Context: an optimization exercise on an open-source flow, tuned for small area. The choices shown serve that exercise and are no tape-out recipe.
Where RTL was checked, it was by simulation tests only, not by an equivalence proof against the original.
The series may have gaps, and a smaller design here may also do less where the tests do not look.
For run 4, only the layout was checked, not whether the RTL still works.

## config.mk

```make
export PLATFORM = sky130hd
export DESIGN_NAME = Cordic_hardware
export DESIGN_NICKNAME = Cordic_hardware
export VERILOG_FILES = /design/flow/design.v
export SDC_FILE = /design/flow/constraint.sdc
export NUM_CORES = 4
export LEC_CHECK = 0
export ABC_AREA = 1
export ABC_CLOCK_PERIOD_IN_PS = 11000
export CAP_MARGIN = 20
export CORE_MARGIN = 2
export CORE_UTILIZATION = 40
export PLACE_DENSITY = 0.5
export SETUP_SLACK_MARGIN = 0.2
export SLEW_MARGIN = 20
```

## flow/run.sh

```bash
#!/bin/bash
# Layout flow: the standard ORFS flow, except for technology mapping in
# synthesis (flow/mysynth.tcl): no full/half-adder cell extraction, the
# 24-bit prefix adders (module bk24) are kept as modules and mapped with
# flow/map_keep.abc, and the rest is mapped for area with flow/map.abc.
# The netlist is flattened before it is written; registers and every step
# after synthesis are as in the standard flow.
set -euo pipefail
W=$(pwd)
export MY_ABC_SCRIPT=$W/flow/map.abc
export MY_ABC_SCRIPT_KEEP=$W/flow/map_keep.abc
export MY_KEEP_MODULES="bk24"
bash standard.sh SYNTH_SCRIPT=$W/flow/mysynth.tcl ADDER_MAP_FILE= finish > $W/flow_make.log 2>&1
```

## standard.sh

```bash
#!/bin/bash
# synth_recipe.tcl (not shown) runs the flow's synth.tcl, then flattens the netlist and writes it again
# the make line also repeats each setting of config.mk as NAME=value (left out here)
make -C /OpenROAD-flow-scripts/flow DESIGN_CONFIG=/design/flow/config.mk WORK_HOME=/design/flow/orfs CLKGATE_MAP_FILE= SYNTH_SCRIPT=/design/flow/synth_recipe.tcl "${@:-finish}"
```

## flow/mysynth.tcl

```tcl
# The standard flow's synthesis script (synth_recipe.tcl) with one change: technology
# mapping. The modules listed in MY_KEEP_MODULES (the prefix adders) are kept
# as separate modules through synthesis and mapped with MY_ABC_SCRIPT_KEEP, so
# that their carry structure is not rebuilt for area; the rest of the design
# is mapped with MY_ABC_SCRIPT. The design is flattened before it is written.
proc synth {args} { yosys synth -nofsm -noshare {*}$args }
set f [open $::env(SCRIPTS_DIR)/synth.tcl]
set txt [read $f]
close $f
set old {log_cmd abc {*}$abc_args}
set new {
  log_cmd abc {*}[lreplace $abc_args 1 1 $::env(MY_ABC_SCRIPT_KEEP)] {*}$::env(MY_KEEP_MODULES)
  log_cmd abc {*}[lreplace $abc_args 1 1 $::env(MY_ABC_SCRIPT)] $::env(DESIGN_NAME)
}
if { [string first $old $txt] < 0 } { error "abc call not found in synth.tcl" }
set txt [string map [list $old $new] $txt]
set old2 {hierarchy -check -top $::env(DESIGN_NAME)}
set new2 {hierarchy -check -top $::env(DESIGN_NAME)
foreach m $::env(MY_KEEP_MODULES) { setattr -mod -set keep_hierarchy 1 $m }}
if { [string first $old2 $txt] < 0 } { error "hierarchy call not found in synth.tcl" }
set txt [string map [list $old2 $new2] $txt]
eval $txt
# left out here: clear keep_hierarchy, flatten, clean up, hide names made inside functions, write 1_2_yosys.v
```

## design.v

```verilog
`timescale 1ns / 1ps
module bk24 (input [23:0] a, input [23:0] b, input ci, output [23:0] s, output co);
  wire [23:0] p = a ^ b;
  wire [23:0] g = a & b;
  wire g0c = g[0] | (p[0] & ci);
  wire G0 = g[1] | (p[1] & g0c);
  wire P0 = p[1] & p[0];
  wire G1 = g[3] | (p[3] & g[2]);
  wire P1 = p[3] & p[2];
  wire G2 = g[5] | (p[5] & g[4]);
  wire P2 = p[5] & p[4];
  wire G3 = g[7] | (p[7] & g[6]);
  wire P3 = p[7] & p[6];
  wire G4 = g[9] | (p[9] & g[8]);
  wire P4 = p[9] & p[8];
  wire G5 = g[11] | (p[11] & g[10]);
  wire P5 = p[11] & p[10];
  wire G6 = g[13] | (p[13] & g[12]);
  wire P6 = p[13] & p[12];
  wire G7 = g[15] | (p[15] & g[14]);
  wire P7 = p[15] & p[14];
  wire G8 = g[17] | (p[17] & g[16]);
  wire P8 = p[17] & p[16];
  wire G9 = g[19] | (p[19] & g[18]);
  wire P9 = p[19] & p[18];
  wire G10 = g[21] | (p[21] & g[20]);
  wire P10 = p[21] & p[20];
  wire G11 = g[23] | (p[23] & g[22]);
  wire P11 = p[23] & p[22];
  wire G12 = G1 | (P1 & G0);
  wire P12 = P1 & P0;
  wire G13 = G3 | (P3 & G2);
  wire P13 = P3 & P2;
  wire G14 = G5 | (P5 & G4);
  wire P14 = P5 & P4;
  wire G15 = G7 | (P7 & G6);
  wire P15 = P7 & P6;
  wire G16 = G9 | (P9 & G8);
  wire P16 = P9 & P8;
  wire G17 = G11 | (P11 & G10);
  wire P17 = P11 & P10;
  wire G18 = G13 | (P13 & G12);
  wire P18 = P13 & P12;
  wire G19 = G15 | (P15 & G14);
  wire P19 = P15 & P14;
  wire G20 = G17 | (P17 & G16);
  wire P20 = P17 & P16;
  wire G21 = G19 | (P19 & G18);
  wire P21 = P19 & P18;
  wire G22 = G20 | (P20 & G21);
  wire P22 = P20 & P21;
  wire G23 = G14 | (P14 & G18);
  wire P23 = P14 & P18;
  wire G24 = G16 | (P16 & G21);
  wire P24 = P16 & P21;
  wire G25 = G2 | (P2 & G12);
  wire P25 = P2 & P12;
  wire G26 = G4 | (P4 & G18);
  wire P26 = P4 & P18;
  wire G27 = G6 | (P6 & G23);
  wire P27 = P6 & P23;
  wire G28 = G8 | (P8 & G21);
  wire P28 = P8 & P21;
  wire G29 = G10 | (P10 & G24);
  wire P29 = P10 & P24;
  wire G30 = g[2] | (p[2] & G0);
  wire P30 = p[2] & P0;
  wire G31 = g[4] | (p[4] & G12);
  wire P31 = p[4] & P12;
  wire G32 = g[6] | (p[6] & G25);
  wire P32 = p[6] & P25;
  wire G33 = g[8] | (p[8] & G18);
  wire P33 = p[8] & P18;
  wire G34 = g[10] | (p[10] & G26);
  wire P34 = p[10] & P26;
  wire G35 = g[12] | (p[12] & G23);
  wire P35 = p[12] & P23;
  wire G36 = g[14] | (p[14] & G27);
  wire P36 = p[14] & P27;
  wire G37 = g[16] | (p[16] & G21);
  wire P37 = p[16] & P21;
  wire G38 = g[18] | (p[18] & G28);
  wire P38 = p[18] & P28;
  wire G39 = g[20] | (p[20] & G24);
  wire P39 = p[20] & P24;
  wire G40 = g[22] | (p[22] & G29);
  wire P40 = p[22] & P29;
  wire [24:0] c;
  assign c[0] = ci;
  assign c[1] = g0c;
  assign c[2] = G0;
  assign c[3] = G30;
  assign c[4] = G12;
  assign c[5] = G31;
  assign c[6] = G25;
  assign c[7] = G32;
  assign c[8] = G18;
  assign c[9] = G33;
  assign c[10] = G26;
  assign c[11] = G34;
  assign c[12] = G23;
  assign c[13] = G35;
  assign c[14] = G27;
  assign c[15] = G36;
  assign c[16] = G21;
  assign c[17] = G37;
  assign c[18] = G28;
  assign c[19] = G38;
  assign c[20] = G24;
  assign c[21] = G39;
  assign c[22] = G29;
  assign c[23] = G40;
  assign c[24] = G22;
  assign s = p ^ c[23:0];
  assign co = c[24];
endmodule
module bk8 (input [7:0] a, input [7:0] b, input ci, output [7:0] s, output co);
  wire [7:0] p = a ^ b;
  wire [7:0] g = a & b;
  wire g0c = g[0] | (p[0] & ci);
  wire G0 = g[1] | (p[1] & g0c);
  wire P0 = p[1] & p[0];
  wire G1 = g[3] | (p[3] & g[2]);
  wire P1 = p[3] & p[2];
  wire G2 = g[5] | (p[5] & g[4]);
  wire P2 = p[5] & p[4];
  wire G3 = g[7] | (p[7] & g[6]);
  wire P3 = p[7] & p[6];
  wire G4 = G1 | (P1 & G0);
  wire P4 = P1 & P0;
  wire G5 = G3 | (P3 & G2);
  wire P5 = P3 & P2;
  wire G6 = G5 | (P5 & G4);
  wire P6 = P5 & P4;
  wire G7 = G2 | (P2 & G4);
  wire P7 = P2 & P4;
  wire G8 = g[2] | (p[2] & G0);
  wire P8 = p[2] & P0;
  wire G9 = g[4] | (p[4] & G4);
  wire P9 = p[4] & P4;
  wire G10 = g[6] | (p[6] & G7);
  wire P10 = p[6] & P7;
  wire [8:0] c;
  assign c[0] = ci;
  assign c[1] = g0c;
  assign c[2] = G0;
  assign c[3] = G8;
  assign c[4] = G4;
  assign c[5] = G9;
  assign c[6] = G7;
  assign c[7] = G10;
  assign c[8] = G6;
  assign s = p ^ c[7:0];
  assign co = c[8];
endmodule
module cmp31 (input [30:0] a, input [30:0] b, output gt);
  wire [30:0] gl = a & ~b;
  wire [30:0] el = ~(a ^ b);
  wire cg0 = gl[1] | (el[1] & gl[0]);
  wire ce0 = el[1] & el[0];
  wire cg1 = gl[3] | (el[3] & gl[2]);
  wire ce1 = el[3] & el[2];
  wire cg2 = gl[5] | (el[5] & gl[4]);
  wire ce2 = el[5] & el[4];
  wire cg3 = gl[7] | (el[7] & gl[6]);
  wire ce3 = el[7] & el[6];
  wire cg4 = gl[9] | (el[9] & gl[8]);
  wire ce4 = el[9] & el[8];
  wire cg5 = gl[11] | (el[11] & gl[10]);
  wire ce5 = el[11] & el[10];
  wire cg6 = gl[13] | (el[13] & gl[12]);
  wire ce6 = el[13] & el[12];
  wire cg7 = gl[15] | (el[15] & gl[14]);
  wire ce7 = el[15] & el[14];
  wire cg8 = gl[17] | (el[17] & gl[16]);
  wire ce8 = el[17] & el[16];
  wire cg9 = gl[19] | (el[19] & gl[18]);
  wire ce9 = el[19] & el[18];
  wire cg10 = gl[21] | (el[21] & gl[20]);
  wire ce10 = el[21] & el[20];
  wire cg11 = gl[23] | (el[23] & gl[22]);
  wire ce11 = el[23] & el[22];
  wire cg12 = gl[25] | (el[25] & gl[24]);
  wire ce12 = el[25] & el[24];
  wire cg13 = gl[27] | (el[27] & gl[26]);
  wire ce13 = el[27] & el[26];
  wire cg14 = gl[29] | (el[29] & gl[28]);
  wire ce14 = el[29] & el[28];
  wire cg15 = cg1 | (ce1 & cg0);
  wire ce15 = ce1 & ce0;
  wire cg16 = cg3 | (ce3 & cg2);
  wire ce16 = ce3 & ce2;
  wire cg17 = cg5 | (ce5 & cg4);
  wire ce17 = ce5 & ce4;
  wire cg18 = cg7 | (ce7 & cg6);
  wire ce18 = ce7 & ce6;
  wire cg19 = cg9 | (ce9 & cg8);
  wire ce19 = ce9 & ce8;
  wire cg20 = cg11 | (ce11 & cg10);
  wire ce20 = ce11 & ce10;
  wire cg21 = cg13 | (ce13 & cg12);
  wire ce21 = ce13 & ce12;
  wire cg22 = gl[30] | (el[30] & cg14);
  wire ce22 = el[30] & ce14;
  wire cg23 = cg16 | (ce16 & cg15);
  wire ce23 = ce16 & ce15;
  wire cg24 = cg18 | (ce18 & cg17);
  wire ce24 = ce18 & ce17;
  wire cg25 = cg20 | (ce20 & cg19);
  wire ce25 = ce20 & ce19;
  wire cg26 = cg22 | (ce22 & cg21);
  wire ce26 = ce22 & ce21;
  wire cg27 = cg24 | (ce24 & cg23);
  wire ce27 = ce24 & ce23;
  wire cg28 = cg26 | (ce26 & cg25);
  wire ce28 = ce26 & ce25;
  wire cg29 = cg28 | (ce28 & cg27);
  wire ce29 = ce28 & ce27;
  assign gt = cg29;
endmodule
`timescale 1ns / 1ps
module fadd_front (input [31:0] a, input [31:0] b, input ha, input hb,
                   output sgn, output [7:0] expo, output [24:0] D);
  wire sa = a[31], sb = b[31];
  wire [7:0] ea = a[30:23], eb = b[30:23];
  wire bgrt;
  cmp31 u_cmp(.a(b[30:0]), .b(a[30:0]), .gt(bgrt));
  wire [7:0] dab, dba;
  wire cab, cba;
  bk8 u_ab(.a(ea), .b(~eb), .ci(1'b1), .s(dab), .co(cab));
  bk8 u_ba(.a(eb), .b(~ea), .ci(1'b1), .s(dba), .co(cba));
  wire [7:0] shift = bgrt ? dba : dab;
  assign expo = bgrt ? eb : ea;
  wire [23:0] big = bgrt ? {hb, b[22:0]} : {ha, a[22:0]};
  wire [23:0] sml = bgrt ? {ha, a[22:0]} : {hb, b[22:0]};
  wire [23:0] r0 = shift[0] ? {1'b0, sml[23:1]} : sml;
  wire [23:0] r1 = shift[1] ? {2'b0, r0[23:2]} : r0;
  wire [23:0] r2 = shift[2] ? {4'b0, r1[23:4]} : r1;
  wire [23:0] r3 = shift[3] ? {8'b0, r2[23:8]} : r2;
  wire [23:0] r4 = shift[4] ? {16'b0, r3[23:16]} : r3;
  wire [23:0] c = (shift[7] | shift[6] | shift[5]) ? 24'd0 : r4;
  wire sub = sa ^ sb;
  wire [23:0] sum;
  wire co;
  bk24 u_m(.a(big), .b(c ^ {24{sub}}), .ci(sub), .s(sum), .co(co));
  assign D = {co & ~sub, sum};
  assign sgn = sa ^ (bgrt & sub);
endmodule
module fadd_back (input sgn, input [7:0] expo, input [24:0] D, output [31:0] s);
  wire z16 = ~|D[24:9];
  wire [24:0] n1 = z16 ? {D[8:0], 16'd0} : D;
  wire z8 = ~|n1[24:17];
  wire [24:0] n2 = z8 ? {n1[16:0], 8'd0} : n1;
  wire z4 = ~|n2[24:21];
  wire [24:0] n3 = z4 ? {n2[20:0], 4'd0} : n2;
  wire z2 = ~|n3[24:23];
  wire [24:0] n4 = z2 ? {n3[22:0], 2'd0} : n3;
  wire z1 = ~n4[24];
  wire [24:0] n5 = z1 ? {n4[23:0], 1'b0} : n4;
  wire zero = ~n5[24];
  wire [4:0] u = {~z16, ~z8, ~z4, ~z2, ~z1};
  wire k5 = u[1] & u[2] & u[3] & u[4];
  wire [7:0] t = {~k5, ~k5, ~k5, u[4] ^ (u[1] & u[2] & u[3]), u[3] ^ (u[1] & u[2]), u[2] ^ u[1], ~u[1], u[0]};
  wire [7:0] eo;
  wire eco;
  bk8 u_e(.a(expo), .b(t), .ci(1'b0), .s(eo), .co(eco));
  assign s[22:0] = n5[23:1];
  assign s[30:23] = zero ? 8'd0 : eo;
  assign s[31] = sgn;
endmodule
module Adder_Subtractor (input [31:0] a, input [31:0] b, input ha, input hb, output [31:0] s);
  wire sgn;
  wire [7:0] expo;
  wire [24:0] D;
  fadd_front u_f(.a(a), .b(b), .ha(ha), .hb(hb), .sgn(sgn), .expo(expo), .D(D));
  fadd_back u_b(.sgn(sgn), .expo(expo), .D(D), .s(s));
endmodule
`timescale 1ns / 1ps
module RightShift #(parameter K = 0) (input [31:0] a, output [31:0] c, output nz);
  wire [7:0] e = a[30:23];
  wire [7:0] k = K;
  wire [8:0] b;
  wire [7:0] d;
  assign b[0] = 1'b0;
  genvar i;
  for (i = 0; i < 8; i = i + 1) begin : g
    assign d[i] = e[i] ^ k[i] ^ b[i];
    assign b[i+1] = (~e[i] & k[i]) | (~(e[i] ^ k[i]) & b[i]);
  end
  assign c[22:0] = a[22:0];
  assign c[30:23] = (e == 8'd0) ? 8'd0 : d;
  assign c[31] = a[31];
  assign nz = (e != 8'd0) & (e != k);
endmodule
`timescale 1ns / 1ps
module cordic #(parameter K = 0, parameter [31:0] ALPHA = 32'h0)
  (input clk, input [31:0] x1, input [31:0] y1, input [31:0] theta,
   input zx, output reg [33:0] x2, output reg [33:0] y2, output reg [31:0] theta2);
  wire [31:0] w1, w2, X1, Y1, alph, Theta2;
  wire nz1, nz2;
  RightShift #(.K(K)) shift1(.a(y1), .c(w1), .nz(nz1));
  RightShift #(.K(K)) shift2(.a(x1), .c(w2), .nz(nz2));
  assign Y1 = {theta[31] ? w1[31] : ~w1[31], w1[30:0]};
  assign X1 = {theta[31] ? ~w2[31] : w2[31], w2[30:0]};
  assign alph = {~theta[31], ALPHA[30:0]};
  wire mx = |x1[22:0], my = |y1[22:0];
  wire hx = x1[31] | (|x1[30:23]) | mx;
  wire hy = y1[31] | (|y1[30:23]) | my;
  wire hX1 = X1[31] | nz2 | mx;
  wire hY1 = Y1[31] | nz1 | my;
  wire ht = |theta;
  wire xs, ys;
  wire [7:0] xe, ye;
  wire [24:0] xd, yd;
  fadd_front as1(.a(x1), .b(Y1), .ha(hx), .hb(hY1), .sgn(xs), .expo(xe), .D(xd));
  fadd_front as2(.a(y1), .b(X1), .ha(hy), .hb(hX1), .sgn(ys), .expo(ye), .D(yd));
  Adder_Subtractor as3(.a(theta), .b(alph), .ha(ht), .hb(1'b1), .s(Theta2));
  always @(posedge clk) begin
    x2 <= zx ? 34'd0 : {xs, xe, xd};
    y2 <= zx ? 34'd0 : {ys, ye, yd};
    theta2 <= Theta2;
  end
endmodule
`timescale 1ns / 1ps
module Cordic_hardware (x1, y1, clk, clr, angle, x2, y2);
  input [31:0] x1, y1, angle;
  input clk, clr;
  output [31:0] x2, y2;
  localparam [32*11-1:0] ALPHAS = {32'h3D652EDC, 32'h3DE52ECE, 32'h3E652E94, 32'h3EE52DAF,
    32'h3F652A1B, 32'h3FE51BCA, 32'h4064E2AA, 32'h40E40022, 32'h41609474, 32'h41D4853A,
    32'h42340000};
  reg [3:0] age;
  wire full = (age == 4'd10);
  always @(posedge clk)
    if (clr) age <= 4'd0;
    else if (!full) age <= age + 4'd1;
  wire zout = clr | ~full;
  wire [33:0] xr [1:11];
  wire [33:0] yr [1:11];
  wire [31:0] x [0:11];
  wire [31:0] y [0:11];
  wire [31:0] t [0:11];
  assign x[0] = x1;
  assign y[0] = y1;
  assign t[0] = angle;
  genvar i;
  for (i = 0; i < 11; i = i + 1) begin : st
    cordic #(.K(i), .ALPHA(ALPHAS[32*i +: 32])) cordicblock (.clk(clk),
      .x1(x[i]), .y1(y[i]), .theta(t[i]), .zx(i == 10 ? zout : 1'b0),
      .x2(xr[i+1]), .y2(yr[i+1]), .theta2(t[i+1]));
    fadd_back nx(.sgn(xr[i+1][33]), .expo(xr[i+1][32:25]), .D(xr[i+1][24:0]), .s(x[i+1]));
    fadd_back ny(.sgn(yr[i+1][33]), .expo(yr[i+1][32:25]), .D(yr[i+1][24:0]), .s(y[i+1]));
  end
  assign x2 = x[11];
  assign y2 = y[11];
endmodule
```

## constraint.sdc

```tcl
create_clock -name core_clock -period 13.0 [get_ports {clk}]
set_input_delay 2.6000 -clock core_clock [delete_from_list [all_inputs] [get_ports {clk}]]
set_output_delay 2.6000 -clock core_clock [all_outputs]
set_load 0.01 [all_outputs]
```

## flow/map.abc

```
strash
&get -n
&deepsyn -T 60
&put
dch -f
amap -m -F 4 -A 8
topo
stime -p
buffer -p
upsize {D}
dnsize {D}
```

## flow/map_keep.abc

```
strash
dch -f
amap -m -F 4 -A 8
topo
stime -p
buffer -p
upsize {D}
dnsize {D}
```

Fig. 1: run 1, I/O nets highlighted
Drawn at 1 px/um.
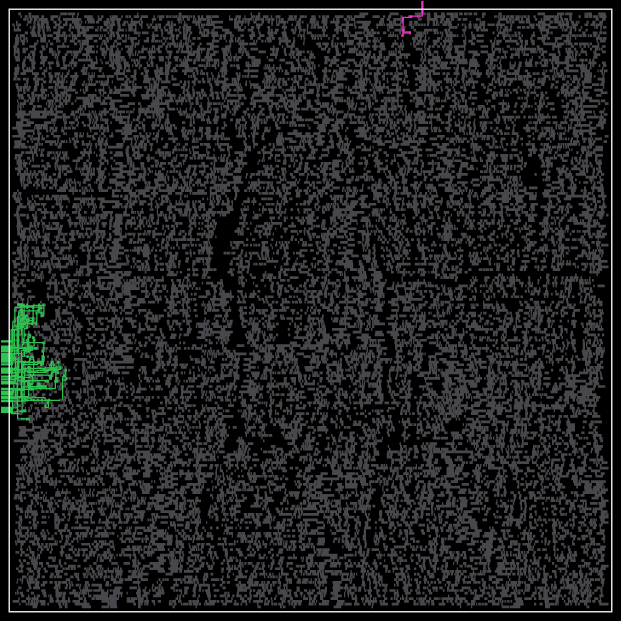
- x1: green (bits 32; direction input; edge left; end cells 101; buffers 32; wire 2100 um)
- clr: magenta (bits 1; direction input; edge top; end cells 4; buffers 1; wire 56.2 um)

Fig. 2: run 1, signal wires on met4
Drawn at 1 px/um. Supply wires on this layer in grey.
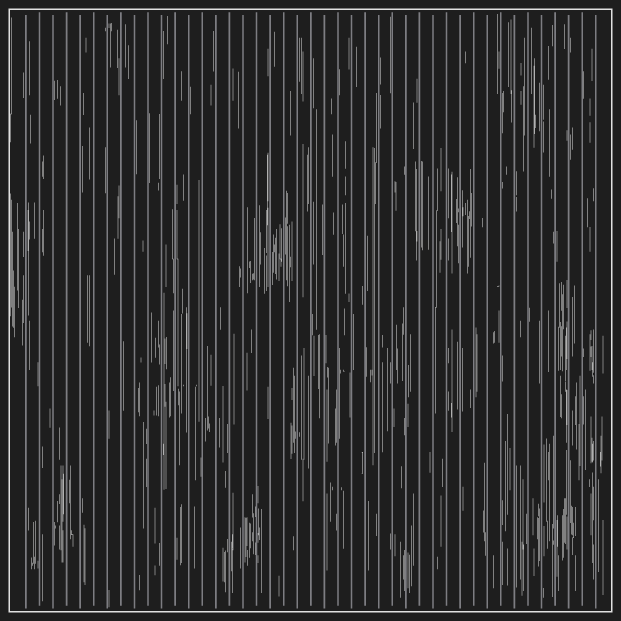
- main direction: vertical
- share of all routed wire: 3.3%
- longest straight run: 318 um
- nets with wire on the layer: 404
- wire length on this layer: 21.1 mm

==> run summary, run 1 <==
* Status: complete, no violations
* Reg-to-Reg End: st[8].cordicblock.x2[24]$_DFF_P_
* Maximum clock rate at 81.62 MHz
* Share of layout cells above drive strength 1 at 0.1007
* Setup ws final at approximately 0.75 ns
* Hold Crit Depth at 1
* DP Area at approximately 0.15 sq mm
* Crit path depth at between 50 and 60
* Worst setup EP type: flop
* Fraction of area in multi-input gates at 0.6778
* DP Wirelength at between 500000 and 600000 um
* Seq. cell area at approximately 0.021 sq mm
* Mapped Area at 0.1425 sq mm
* Slew HR at 0.1602
* Cell row count at 219
* Diodes inserted at 20
* Multi-input gate area at 0.1088 sq mm
* RSZ-0062 raised after global routing: yes
* Die Area at around 0.36 sq mm
* Worst Path Arrival at 13.03 ns
* Worst EP required at 13.77 ns
* Hold Crit Start: age[3]$_SDFFE_PP0P_
* Pin count of the biggest net entering global routing at approximately 80
* Max Clock Skew at 0.09585 ns
* Slowest stage delay, CP at 0.56 ns
Fig. 3: run 1, supply network
Pins as bars on the die edge.
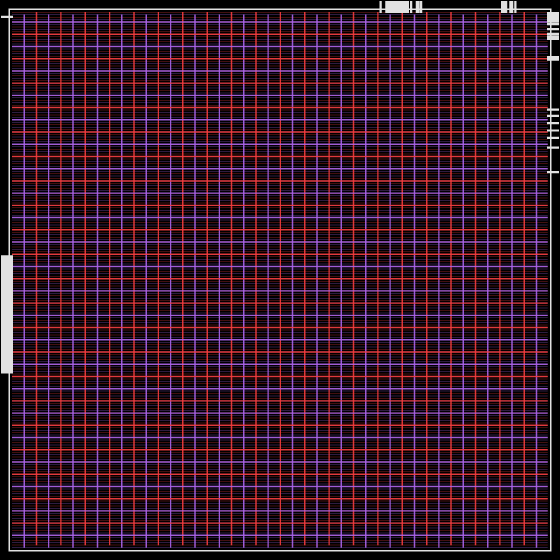
- VSS: purple
- VDD: red
- rows: 219
- met1 rails: 220
- signal pins: 162
- met5 straps: 43
- met4 straps: 43

--- run 2 (diff from run 1) ---
--- a/config.mk
+++ b/config.mk
@@ -11,5 +11,5 @@
 export CORE_MARGIN = 2
 export CORE_UTILIZATION = 40
 export PLACE_DENSITY = 0.5
-export SETUP_SLACK_MARGIN = 0.2
+export SETUP_SLACK_MARGIN = 0.05
 export SLEW_MARGIN = 20
Fig. 4: run 2, routing view
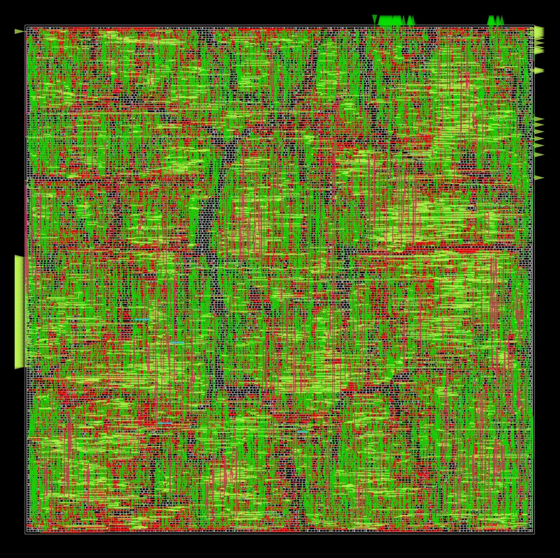
Vias: 181452
WL per Instance: 21.65 um
met3 WL: 46910 um
highest routed layer: met5

Fig. 5: run 2, I/O nets highlighted
Drawn at 1 px/um.
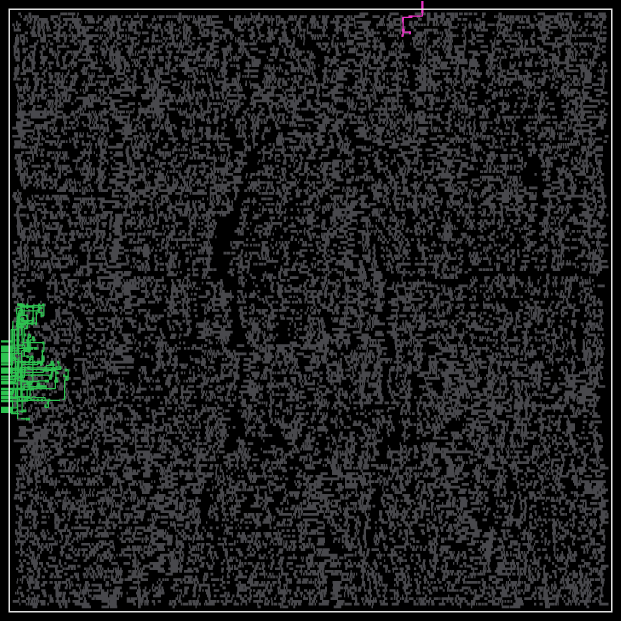
- x1: green (bits 32; direction input; edge left; end cells 101; buffers 32; wire 2090 um)
- clr: magenta (bits 1; direction input; edge top; end cells 4; buffers 1; wire 56.2 um)

==> run summary, run 2 <==
* DP Area at 0.1508 sq mm (unchanged)
* Die Area at 0.3611 sq mm (unchanged)
* Slew HR at 0.1639 (+0.003663)
* Diodes inserted at 19 (-5.0%)
* CTS Buf Count at 140
* Clk tree area frac at 0.02977
* Maximum clock rate at 82.13 MHz (+0.63%)
* Slowest stage delay, CP at 0.56 ns (about the same)
* Worst Path Arrival at 12.89 ns (-0.14 ns)
* R2r startpoint: st[7].cordicblock.x2[24]$_DFF_P_
* Mapped Cells at ~24000
* Synthesized area per cell at approximately 6 sq um
* Multi-input gate area at 0.1085 sq mm (-0.26%)
* Cell row count at 219 (unchanged)
* Number of nets in the layout at around 24000
* Most frequent cells in the layout: 3564 x o22ai_1, 3410 x nor2_1, 2553 x a21oi_1, 2490 x inv_1, 2276 x nand2_1
* Most common cell after layout, fill and taps aside: o22ai_1
* Post-CTS Setup Inserts at 3
* Initial antenna violation count at 23
* Reg-to-Reg End: st[8].cordicblock.x2[24]$_DFF_P_
* Routed met1 length at just under 300000 um
* Max stage delay cell, worst path: or4_1
* Final setup fails at 0
* Cell Count Post-Placement at between 20000 and 30000
* Seq. cell area at 0.02082 sq mm (unchanged)
* First-pass GRT wire length at ~940000 um
* Hold Crit Start: age[3]$_SDFFE_PP0P_
* Worst hold slack at 0.4539 ns
* Crit path depth at 56 (-1.8%)
* Hold Crit Depth at 1 (unchanged)
* Setup ws final at 0.8247 ns (+0.07715 ns)
* CP Capture Point: st[8].cordicblock.x2[24]$_DFF_P_
* Warnings from Yosys at 12
* DP Wirelength at 504200 um (unchanged)
* Layout filler cell count at roughly 40000
* Status: complete, no violations
* Mapped Area at 0.1425 sq mm (unchanged)
* Worst EP required at 13.71 ns (-0.06 ns)
* GRT met2 Usage at 0.5055
* Util after Layout at 0.4493
* Share of layout cells above drive strength 1 at 0.09643 (-0.004274)
* Reg-to-reg setup timing slack at 0.82 ns
* Worst setup EP type: flop
* Worst Setup SP: st[7].cordicblock.x2[24]$_DFF_P_
* Fraction of area in multi-input gates at 0.6798 (+0.002026)
* Root buffer cell: clkbuf_16
* Signal inverters at 2797
* Maximum buffer depth of the clock tree at 4
* Hold-critical path endpoint: age[3]$_SDFFE_PP0P_
* Max Clock Skew at 0.09249 ns (-0.003361 ns)
* Pin count of the biggest net entering global routing at 78 (unchanged)
* RSZ-0062 raised after global routing: yes
Fig. 6: run 2, signal wires on met4
Drawn at 1 px/um. Supply wires on this layer in grey.
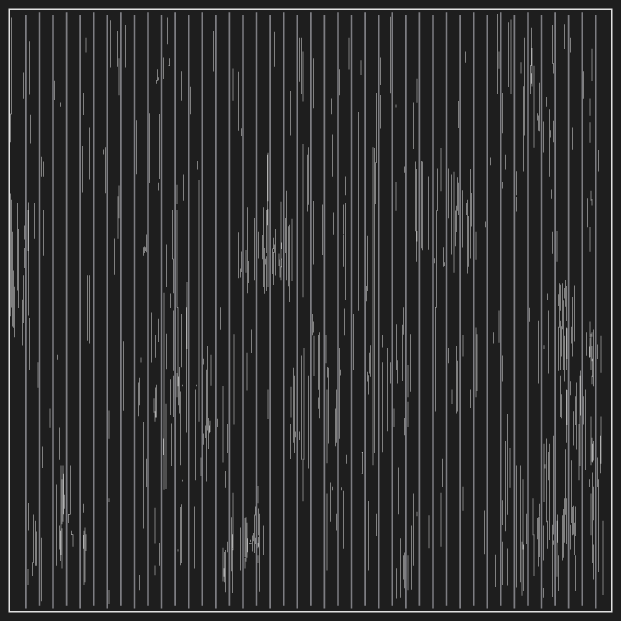
- main direction: vertical
- nets with wire on the layer: 412

--- run 3 (diff from run 2) ---
--- a/config.mk
+++ b/config.mk
@@ -9,7 +9,8 @@
 export ABC_CLOCK_PERIOD_IN_PS = 11000
 export CAP_MARGIN = 20
 export CORE_MARGIN = 2
-export CORE_UTILIZATION = 40
-export PLACE_DENSITY = 0.5
-export SETUP_SLACK_MARGIN = 0.05
+export CORE_UTILIZATION = 50
+export GPL_TIMING_DRIVEN = 0
+export PLACE_DENSITY = 0.6
+export SETUP_SLACK_MARGIN = 0.4
 export SLEW_MARGIN = 20
Fig. 7: run 3, signal wires on met4
Drawn at 1 px/um. Supply wires on this layer in grey.
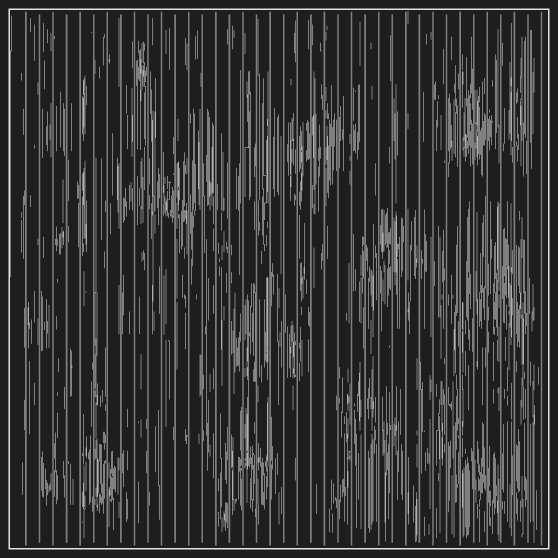
- main direction: vertical
- share of all routed wire: 6.5%
- longest straight run: 226 um

Fig. 8: run 3, routing view
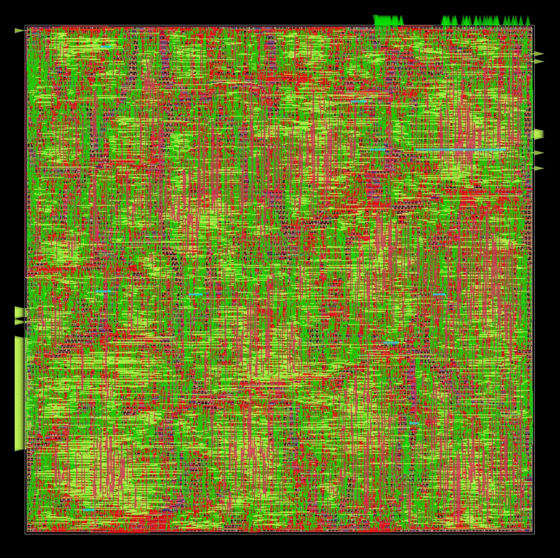
met3 WL: 68330 um
drt total wl: 625900 um
met2 WL: 263300 um

==> run summary, run 3 <==
* Initial core utilization at 0.5014
* DP Area at 0.1490 sq mm (-1.2%)
* Status: complete, no violations
* Worst setup EP type: flop
* Vias at 190669 (+5.1%)
* GRT met2 Usage at 0.6231 (+0.1176)
* Slowest stage delay, CP at 0.87 ns (+0.31 ns)
* Warnings from Yosys at 12 (unchanged)
* Diodes inserted at 16 (-3)
* Maximum buffer depth of the clock tree at 4 (unchanged)
* WL per Instance at 21.84 um (+0.89%)
* Clk tree area frac at 0.02719 (-0.002586)
* Seq. cell area at 0.02082 sq mm (about the same)
* Cell row count at 196 (-11%)
* R2r startpoint: st[0].cordicblock.x2[24]$_DFF_P_
* Hold Crit Start: age[3]$_SDFFE_PP0P_
* Share of layout cells above drive strength 1 at 0.08023 (-0.01620)
* Worst Path Arrival at 13.09 ns (+0.20 ns)
* Crit path depth at 63 (+13%)
* First-pass GRT wire length at 939800 um (-0.17%)
* Die Area at 0.2893 sq mm (-20%)
* CP Capture Point: st[1].cordicblock.x2[24]$_DFF_P_
* Highest routed layer: met5
* Worst EP required at 13.74 ns (+0.03 ns)
* Final setup fails at 0 (unchanged)
* Reg-to-Reg End: st[1].cordicblock.x2[24]$_DFF_P_
* Routed met1 length at 253600 um (-12%)
* Most frequent cells in the layout: 3513 x o22ai_1, 3378 x nor2_1, 2517 x inv_1, 2513 x a21oi_1, 2270 x nand2_1
* Mapped Area at 0.1425 sq mm (unchanged)
* Post-CTS Setup Inserts at 6 (+3)
* Setup ws final at 0.6540 ns (-0.1707 ns)
* Signal inverters at 2776 (-0.75%)
* Hold Crit Depth at 1 (unchanged)
* Initial antenna violation count at 26 (+13%)
* Slew HR at 0.1022 (-0.06164)
* Synthesized area per cell at 5.864 sq um (unchanged)
* Multi-input gate area at 0.1096 sq mm (+1.0%)
* DP Wirelength at 500300 um (-0.77%)
* Root buffer cell: clkbuf_16
* Layout filler cell count at 29444 (-24%)
* Fraction of area in multi-input gates at 0.6918 (+0.01194)
* Die W at 537.9 um
* Pin count of the biggest net entering global routing at 16 (-79%)
* CTS Buf Count at 134 (-4.3%)
* Most common cell after layout, fill and taps aside: o22ai_1
* Cell Count Post-Placement at 28254 (-1.3%)
* Reg-to-reg setup timing slack at 0.65 ns (-0.17 ns)
* Hold-critical path endpoint: age[3]$_SDFFE_PP0P_
* Clk pin slew, worst setup/hold paths at about 0.06 ns
* Max Clock Skew at 0.07204 ns (-0.02044 ns)
* Number of nets in the layout at 24887 (+2.5%)
Fig. 9: run 3, supply network
Drawn at 1 px/um. Pins as bars on the die edge.
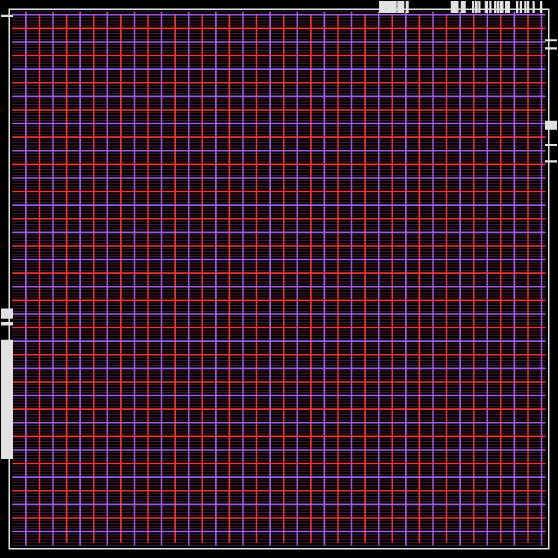
- VSS: purple
- VDD: red
- rows: 196
- met4 straps: 39

==> run 4: a larger rewrite; changed files in full <==
removed: flow/run.sh
removed: flow/map.abc
removed: flow/map_keep.abc
removed: flow/mysynth.tcl
removed: standard.sh
==> design.v <==
`timescale 1ns / 1ps
module priority_encoder#(parameter L = 23)( x,y);
input [L:0] x;
output [($clog2(L))-1:0]y;
wire [($clog2(L))-1:0]count[L+1:0];
assign count[0] = 0;
genvar i;
  for(i=0;i<L+1;i = i+1)
  begin
  assign count[i+1] = (x[i] == 1'b1)?(L-i):count[i];
  end
  assign y = count[L+1];
endmodule
`timescale 1ns / 1ps
module Adder_Subtractor#(parameter N = 23, M = 8)(a,b,s);
input [N+M:0] a,b;
output  [N+M:0] s;
wire [N:0] aa,bb;
wire [($clog2(N))-1:0] count ;
wire aeq,bgrt, add, expeq, aexpgrt;
wire [M-1:0] shift;
wire [N:0] c;
wire [N+1:0] d;
wire [M-1:0]expotential;
  assign aa[N-1:0] = a[N-1:0];
  assign bb[N-1:0] = b[N-1:0];
  assign aa[N] = (|a)? 1'b1:1'b0;
  assign bb[N] = (|b)? 1'b1:1'b0;
  assign aexpgrt = (a[N+M-1:N]>b[N+M-1:N])? 1:0;
  assign expeq = (a[N+M-1:N] == b[N+M-1:N])? 1:0;
  assign aeq = ((expeq)&&(aa==bb))? 1:0;
  assign bgrt = (b[30:23]>a[30:23])? 1: (aexpgrt)? 0: (b[23:0]> a[23:0])? 1:0;
  assign add = (a[N+M] == b[N+M])? 1:0;
  assign s[N+M] = (add)? a[N+M]: (bgrt)? b[31]:a[N+M];  
  assign expotential[M-1:0] = aexpgrt? a[N+M-1:N]:b[N+M-1:N];
 assign shift = aexpgrt? (a[N+M-1:N] - b[N+M-1:N]):(b[N+M-1:N] - a[N+M-1:N]);
 assign c = bgrt? (aa >> shift): (bb >> shift);
 assign d[N+1:0] = add? (c + ((bgrt)? bb:aa)): (bgrt)? (bb - c) : (aa - c) ;
 wire zero_result = ~(|d);
 priority_encoder #(N)encoder(d[N:0],count);
  assign s[N-1:0] = add? (d[N+1]? (d[N:0] >> 1): d[N-1:0]):(d[N-1:0]<<count); 
  assign s[N+M-1:N] = zero_result? 0: (add? (d[N+1]? (expotential[M-1:0]+1):(expotential[M-1:0])):( expotential[M-1:0]-count));
endmodule
`timescale 1ns / 1ps
module RightShift#(parameter M = 23, E = 8, I = 8)(a, b, c);
input [M+E:0]a;                 
input [$clog2(I)-1:0] b;        
output [M+E:0]c;
assign c[0+:M] = a[0+:M];       
assign c[M+:E] = (a[M+:E] == 0)? 0 : a[M+:E] - b;   
assign c[M+E] = a[M+E];         
endmodule       
`timescale 1ns / 1ps
module cordic#(parameter I = 12, M = 23, E = 8)(x1, y1, position, theta, alpha, x2, y2,
               theta2, clk, clr);
input  [M+E:0] x1, y1, theta, alpha;
input clk, clr;
input [$clog2(I)-1:0] position;
output reg [M+E:0] x2, y2, theta2;
wire [M+E:0] w1, w2, Y1, X1, alph;
RightShift #(.M(M), .E(E), .I(I))shift1(y1, position, w1);
RightShift #(.M(M), .E(E), .I(I))shift2(x1, position, w2);
 assign Y1[M+E] = theta[M+E]? w1[M+E]:(~w1[M+E]);
 assign Y1[0+:M+E] = w1[0+:M+E];
 assign X1[M+E] =  theta[M+E]? (~w2[M+E]):w2[M+E];
 assign X1[0+:M+E] = w2[0+:M+E];
 assign alph[M+E] =  ~theta[M+E];
 assign alph[0+:M+E] = alpha[0+:M+E];
wire [M+E:0] X2, Y2, Theta2;
Adder_Subtractor #(.N(M), .M(E))as1(.a(x1), .b(Y1), .s(X2));
Adder_Subtractor #(.N(M), .M(E))as2(.a(y1), .b(X1), .s(Y2));
Adder_Subtractor #(.N(M), .M(E))as3(.a(theta), .b(alph), .s(Theta2));
always @(posedge clk)
 begin
   if(clr)
    begin
     x2 <= 0;
     y2 <= 0;
     theta2 <= 0;
    end
   else
    begin
     x2 <= X2;
     y2 <= Y2;
     theta2 <= Theta2;
    end
 end
endmodule
`timescale 1ns / 1ps
module Cordic_hardware#(parameter M = 23, E = 8, I = 11)(x1, y1, clk, clr, angle, x2, y2);
input [M+E:0] x1, y1, angle;
input clk, clr;
output [M+E:0] x2, y2;
wire [M+E:0]alphas[I-1:0];
wire [M+E:0] x[I:0];
wire [M+E:0] y[I:0];
wire [M+E:0] ang[I:0];
wire [M+E:0] X[I:0];
wire [M+E:0] Y[I:0];
wire [$clog2(I)-1:0] pos[I:0];
assign alphas[0] = 32'h42340000;  
assign alphas[1] = 32'h41D4853A;  
assign alphas[2] = 32'h41609474;  
assign alphas[3] = 32'h40E40022;  
assign alphas[4] = 32'h4064E2AA;  
assign alphas[5] = 32'h3FE51BCA;
assign alphas[6] = 32'h3F652A1B;
assign alphas[7] = 32'h3EE52DAF;
assign alphas[8] = 32'h3E652E94;
assign alphas[9] = 32'h3DE52ECE;
assign alphas[10] = 32'h3D652EDC;
genvar i;
assign x[0] = x1;
assign y[0] = y1;
assign ang[0] = angle;
assign pos[0] = 0;
for(i = 0; i < I; i = i+1)
 begin
  cordic #(.M(M), .E(E), .I(I))cordicblock(.x1(x[i]), .y1(y[i]), .position(pos[i]), .theta(ang[i]), 
                        .alpha(alphas[i]), .clk(clk), .clr(clr), .x2(x[i+1]), .y2(y[i+1]), .theta2(ang[i+1]));
  assign pos[i+1] = pos[i] + 1;
 end
assign x2 = x[I];  
assign y2 = y[I];  
endmodule          
==> run.sh <==
#!/bin/bash
# synth_recipe.tcl (not shown) runs the flow's synth.tcl, then flattens the netlist and writes it again
# the make line also repeats each setting of config.mk as NAME=value (left out here)
make -C /OpenROAD-flow-scripts/flow DESIGN_CONFIG=/design/flow/config.mk WORK_HOME=/design/flow/orfs CLKGATE_MAP_FILE= SYNTH_SCRIPT=/design/flow/synth_recipe.tcl finish
==> config.mk <==
export PLATFORM = sky130hd
export DESIGN_NAME = Cordic_hardware
export DESIGN_NICKNAME = Cordic_hardware
export VERILOG_FILES = /design/flow/design.v
export SDC_FILE = /design/flow/constraint.sdc
export NUM_CORES = 4
export LEC_CHECK = 0
export CAP_MARGIN = 20
export CORE_MARGIN = 2
export CORE_UTILIZATION = 45
export PLACE_DENSITY = 0.6
export SLEW_MARGIN = 20
Fig. 10: run 4, signal wires on met4
Drawn at 1 px/um. Supply wires on this layer in grey.
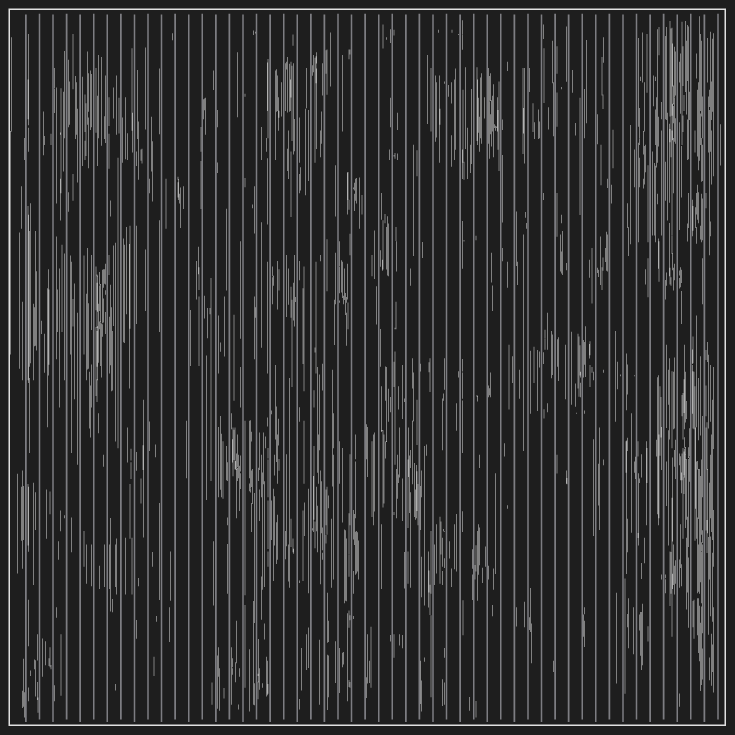
- share of all routed wire: 4.5%
- longest straight run: 290 um
- nets with wire on the layer: 862
- wire length on this layer: 46.3 mm
- main direction: vertical

Fig. 11: run 4, routing view
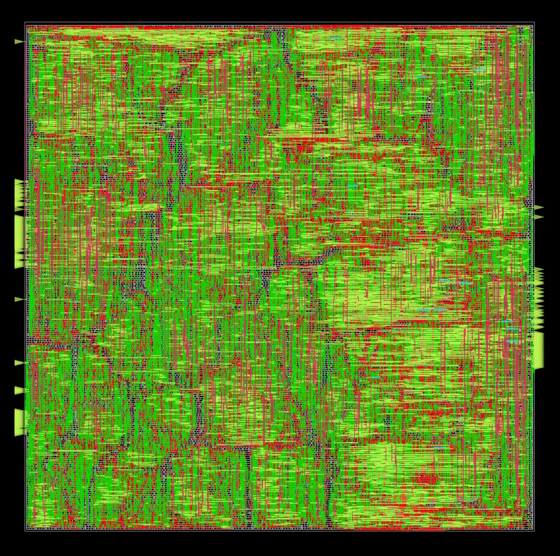
met2 WL: 432400 um
met3 WL: 102600 um
Routed met1 length: 444500 um

==> run summary, run 4 <==
* Synthesized area per cell at 6.918 sq um (+18%)
* Mapped Area at 0.2272 sq mm (+59%)
* Max Clock Skew at 0.1106 ns (+0.03860 ns)
* Final setup fails at 0 (unchanged)
* CP Capture Point: genblk1[8].cordicblock.x2[18]$_SDFF_PP0_
* Number of nets in the layout at 34869 (+40%)
* DP Wirelength at 825200 um (+65%)
* GRT met2 Usage at 0.5758 (-0.04730)
* First-pass GRT wire length at 1525000 um (+62%)
* Highest routed layer: met5
* Slowest stage delay, CP at 0.73 ns (-0.14 ns)
* Post-CTS Setup Inserts at 0 (-6)
* Root buffer cell: clkbuf_16
* Warnings from Yosys at 3 (-9)
* Reg-to-reg setup timing slack at 0.62 ns (-0.04 ns)
* Status: complete, no violations
* Drt total wl at 1026000 um (+64%)
* WL per Instance at 25.92 um (+19%)
* Hold-critical path endpoint: genblk1[4].cordicblock.theta2[31]$_SDFF_PP0_
* CTS Buf Count at 139 (+3.7%)
* Most frequent cells in the layout: 3573 x nand2_1, 3463 x nor2_1, 2570 x a21oi_1, 2408 x o21ai_0, 1894 x ha_1
* Die Area at 0.5106 sq mm (+76%)
* Pin count of the biggest net entering global routing at 70 (+54)
* Clk tree area frac at 0.01916 (-0.008024)
* Worst Path Arrival at 13.10 ns (about the same)
* Vias at 259164 (+36%)
* Reg-to-Reg End: genblk1[8].cordicblock.x2[18]$_SDFF_PP0_
* Hold Crit Start: genblk1[3].cordicblock.theta2[31]$_SDFF_PP0_
* Cell row count at 260 (+33%)
* Clk pin slew, worst setup/hold paths at 0.06 ns (about the same)
* Fraction of area in multi-input gates at 0.7888 (+0.09699)
* Most common cell after layout, fill and taps aside: nand2_1
* Initial core utilization at 0.4524 (-0.04905)
* Cell Count Post-Placement at 39286 (+39%)
* Worst setup EP type: flop
* Worst EP required at 13.72 ns (-0.02 ns)
* Share of layout cells above drive strength 1 at 0.09669 (+0.01647)
* DP Area at 0.2418 sq mm (+62%)
* Hold Crit Depth at 2 (+1)
Fig. 12: run 4, I/O nets highlighted
Drawn at 1 px/um.
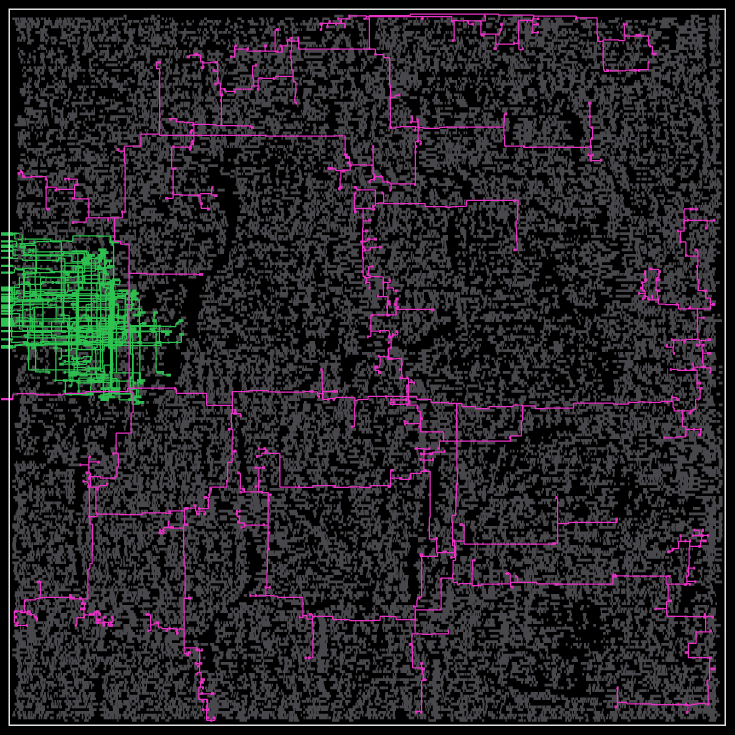
- x1: green (bits 32; direction input; edge left; end cells 190; buffers 66; wire 8770 um)
- clr: magenta (bits 1; direction input; edge left; end cells 498; buffers 14; wire 10100 um)

==> port drivers added, routing unchanged <==
The results above use ideal ports. As a check the final layouts listed here were re-extracted and re-timed, cells and wires unchanged. Step 1 sets driving cells, clkbuf_16 on the clock port and buf_2 on the other inputs (assumed; they add their load-dependent delay and slew). Step 2 also shifts input and output timing later by t, the mid clock arrival at the registers, as if the neighbouring blocks saw the same clock. a / b / c = ideal / step 1 / step 2; a / b = the first two.
run	shift t [ns]	setup WS [ns]	hold slack, ns
run 1	0.978	0.748 / 0.748 / 0.305	0.454 / 0.454 / 0.454
run 2	0.976	0.825 / 0.825 / 0.306	0.454 / 0.454 / 0.454
run 3	0.949	0.654 / 0.654 / 0.336	0.461 / 0.461 / 0.461
run 4	0.998	0.617 / 0.617 / -0.117	0.523 / 0.523 / 0.523
Met with ideal ports but missed after step 2: setup timing in run 4. For run 4, which loses most, drivers alone change the setup slack by 0.000 ns; drivers and shift together by -0.734 ns.
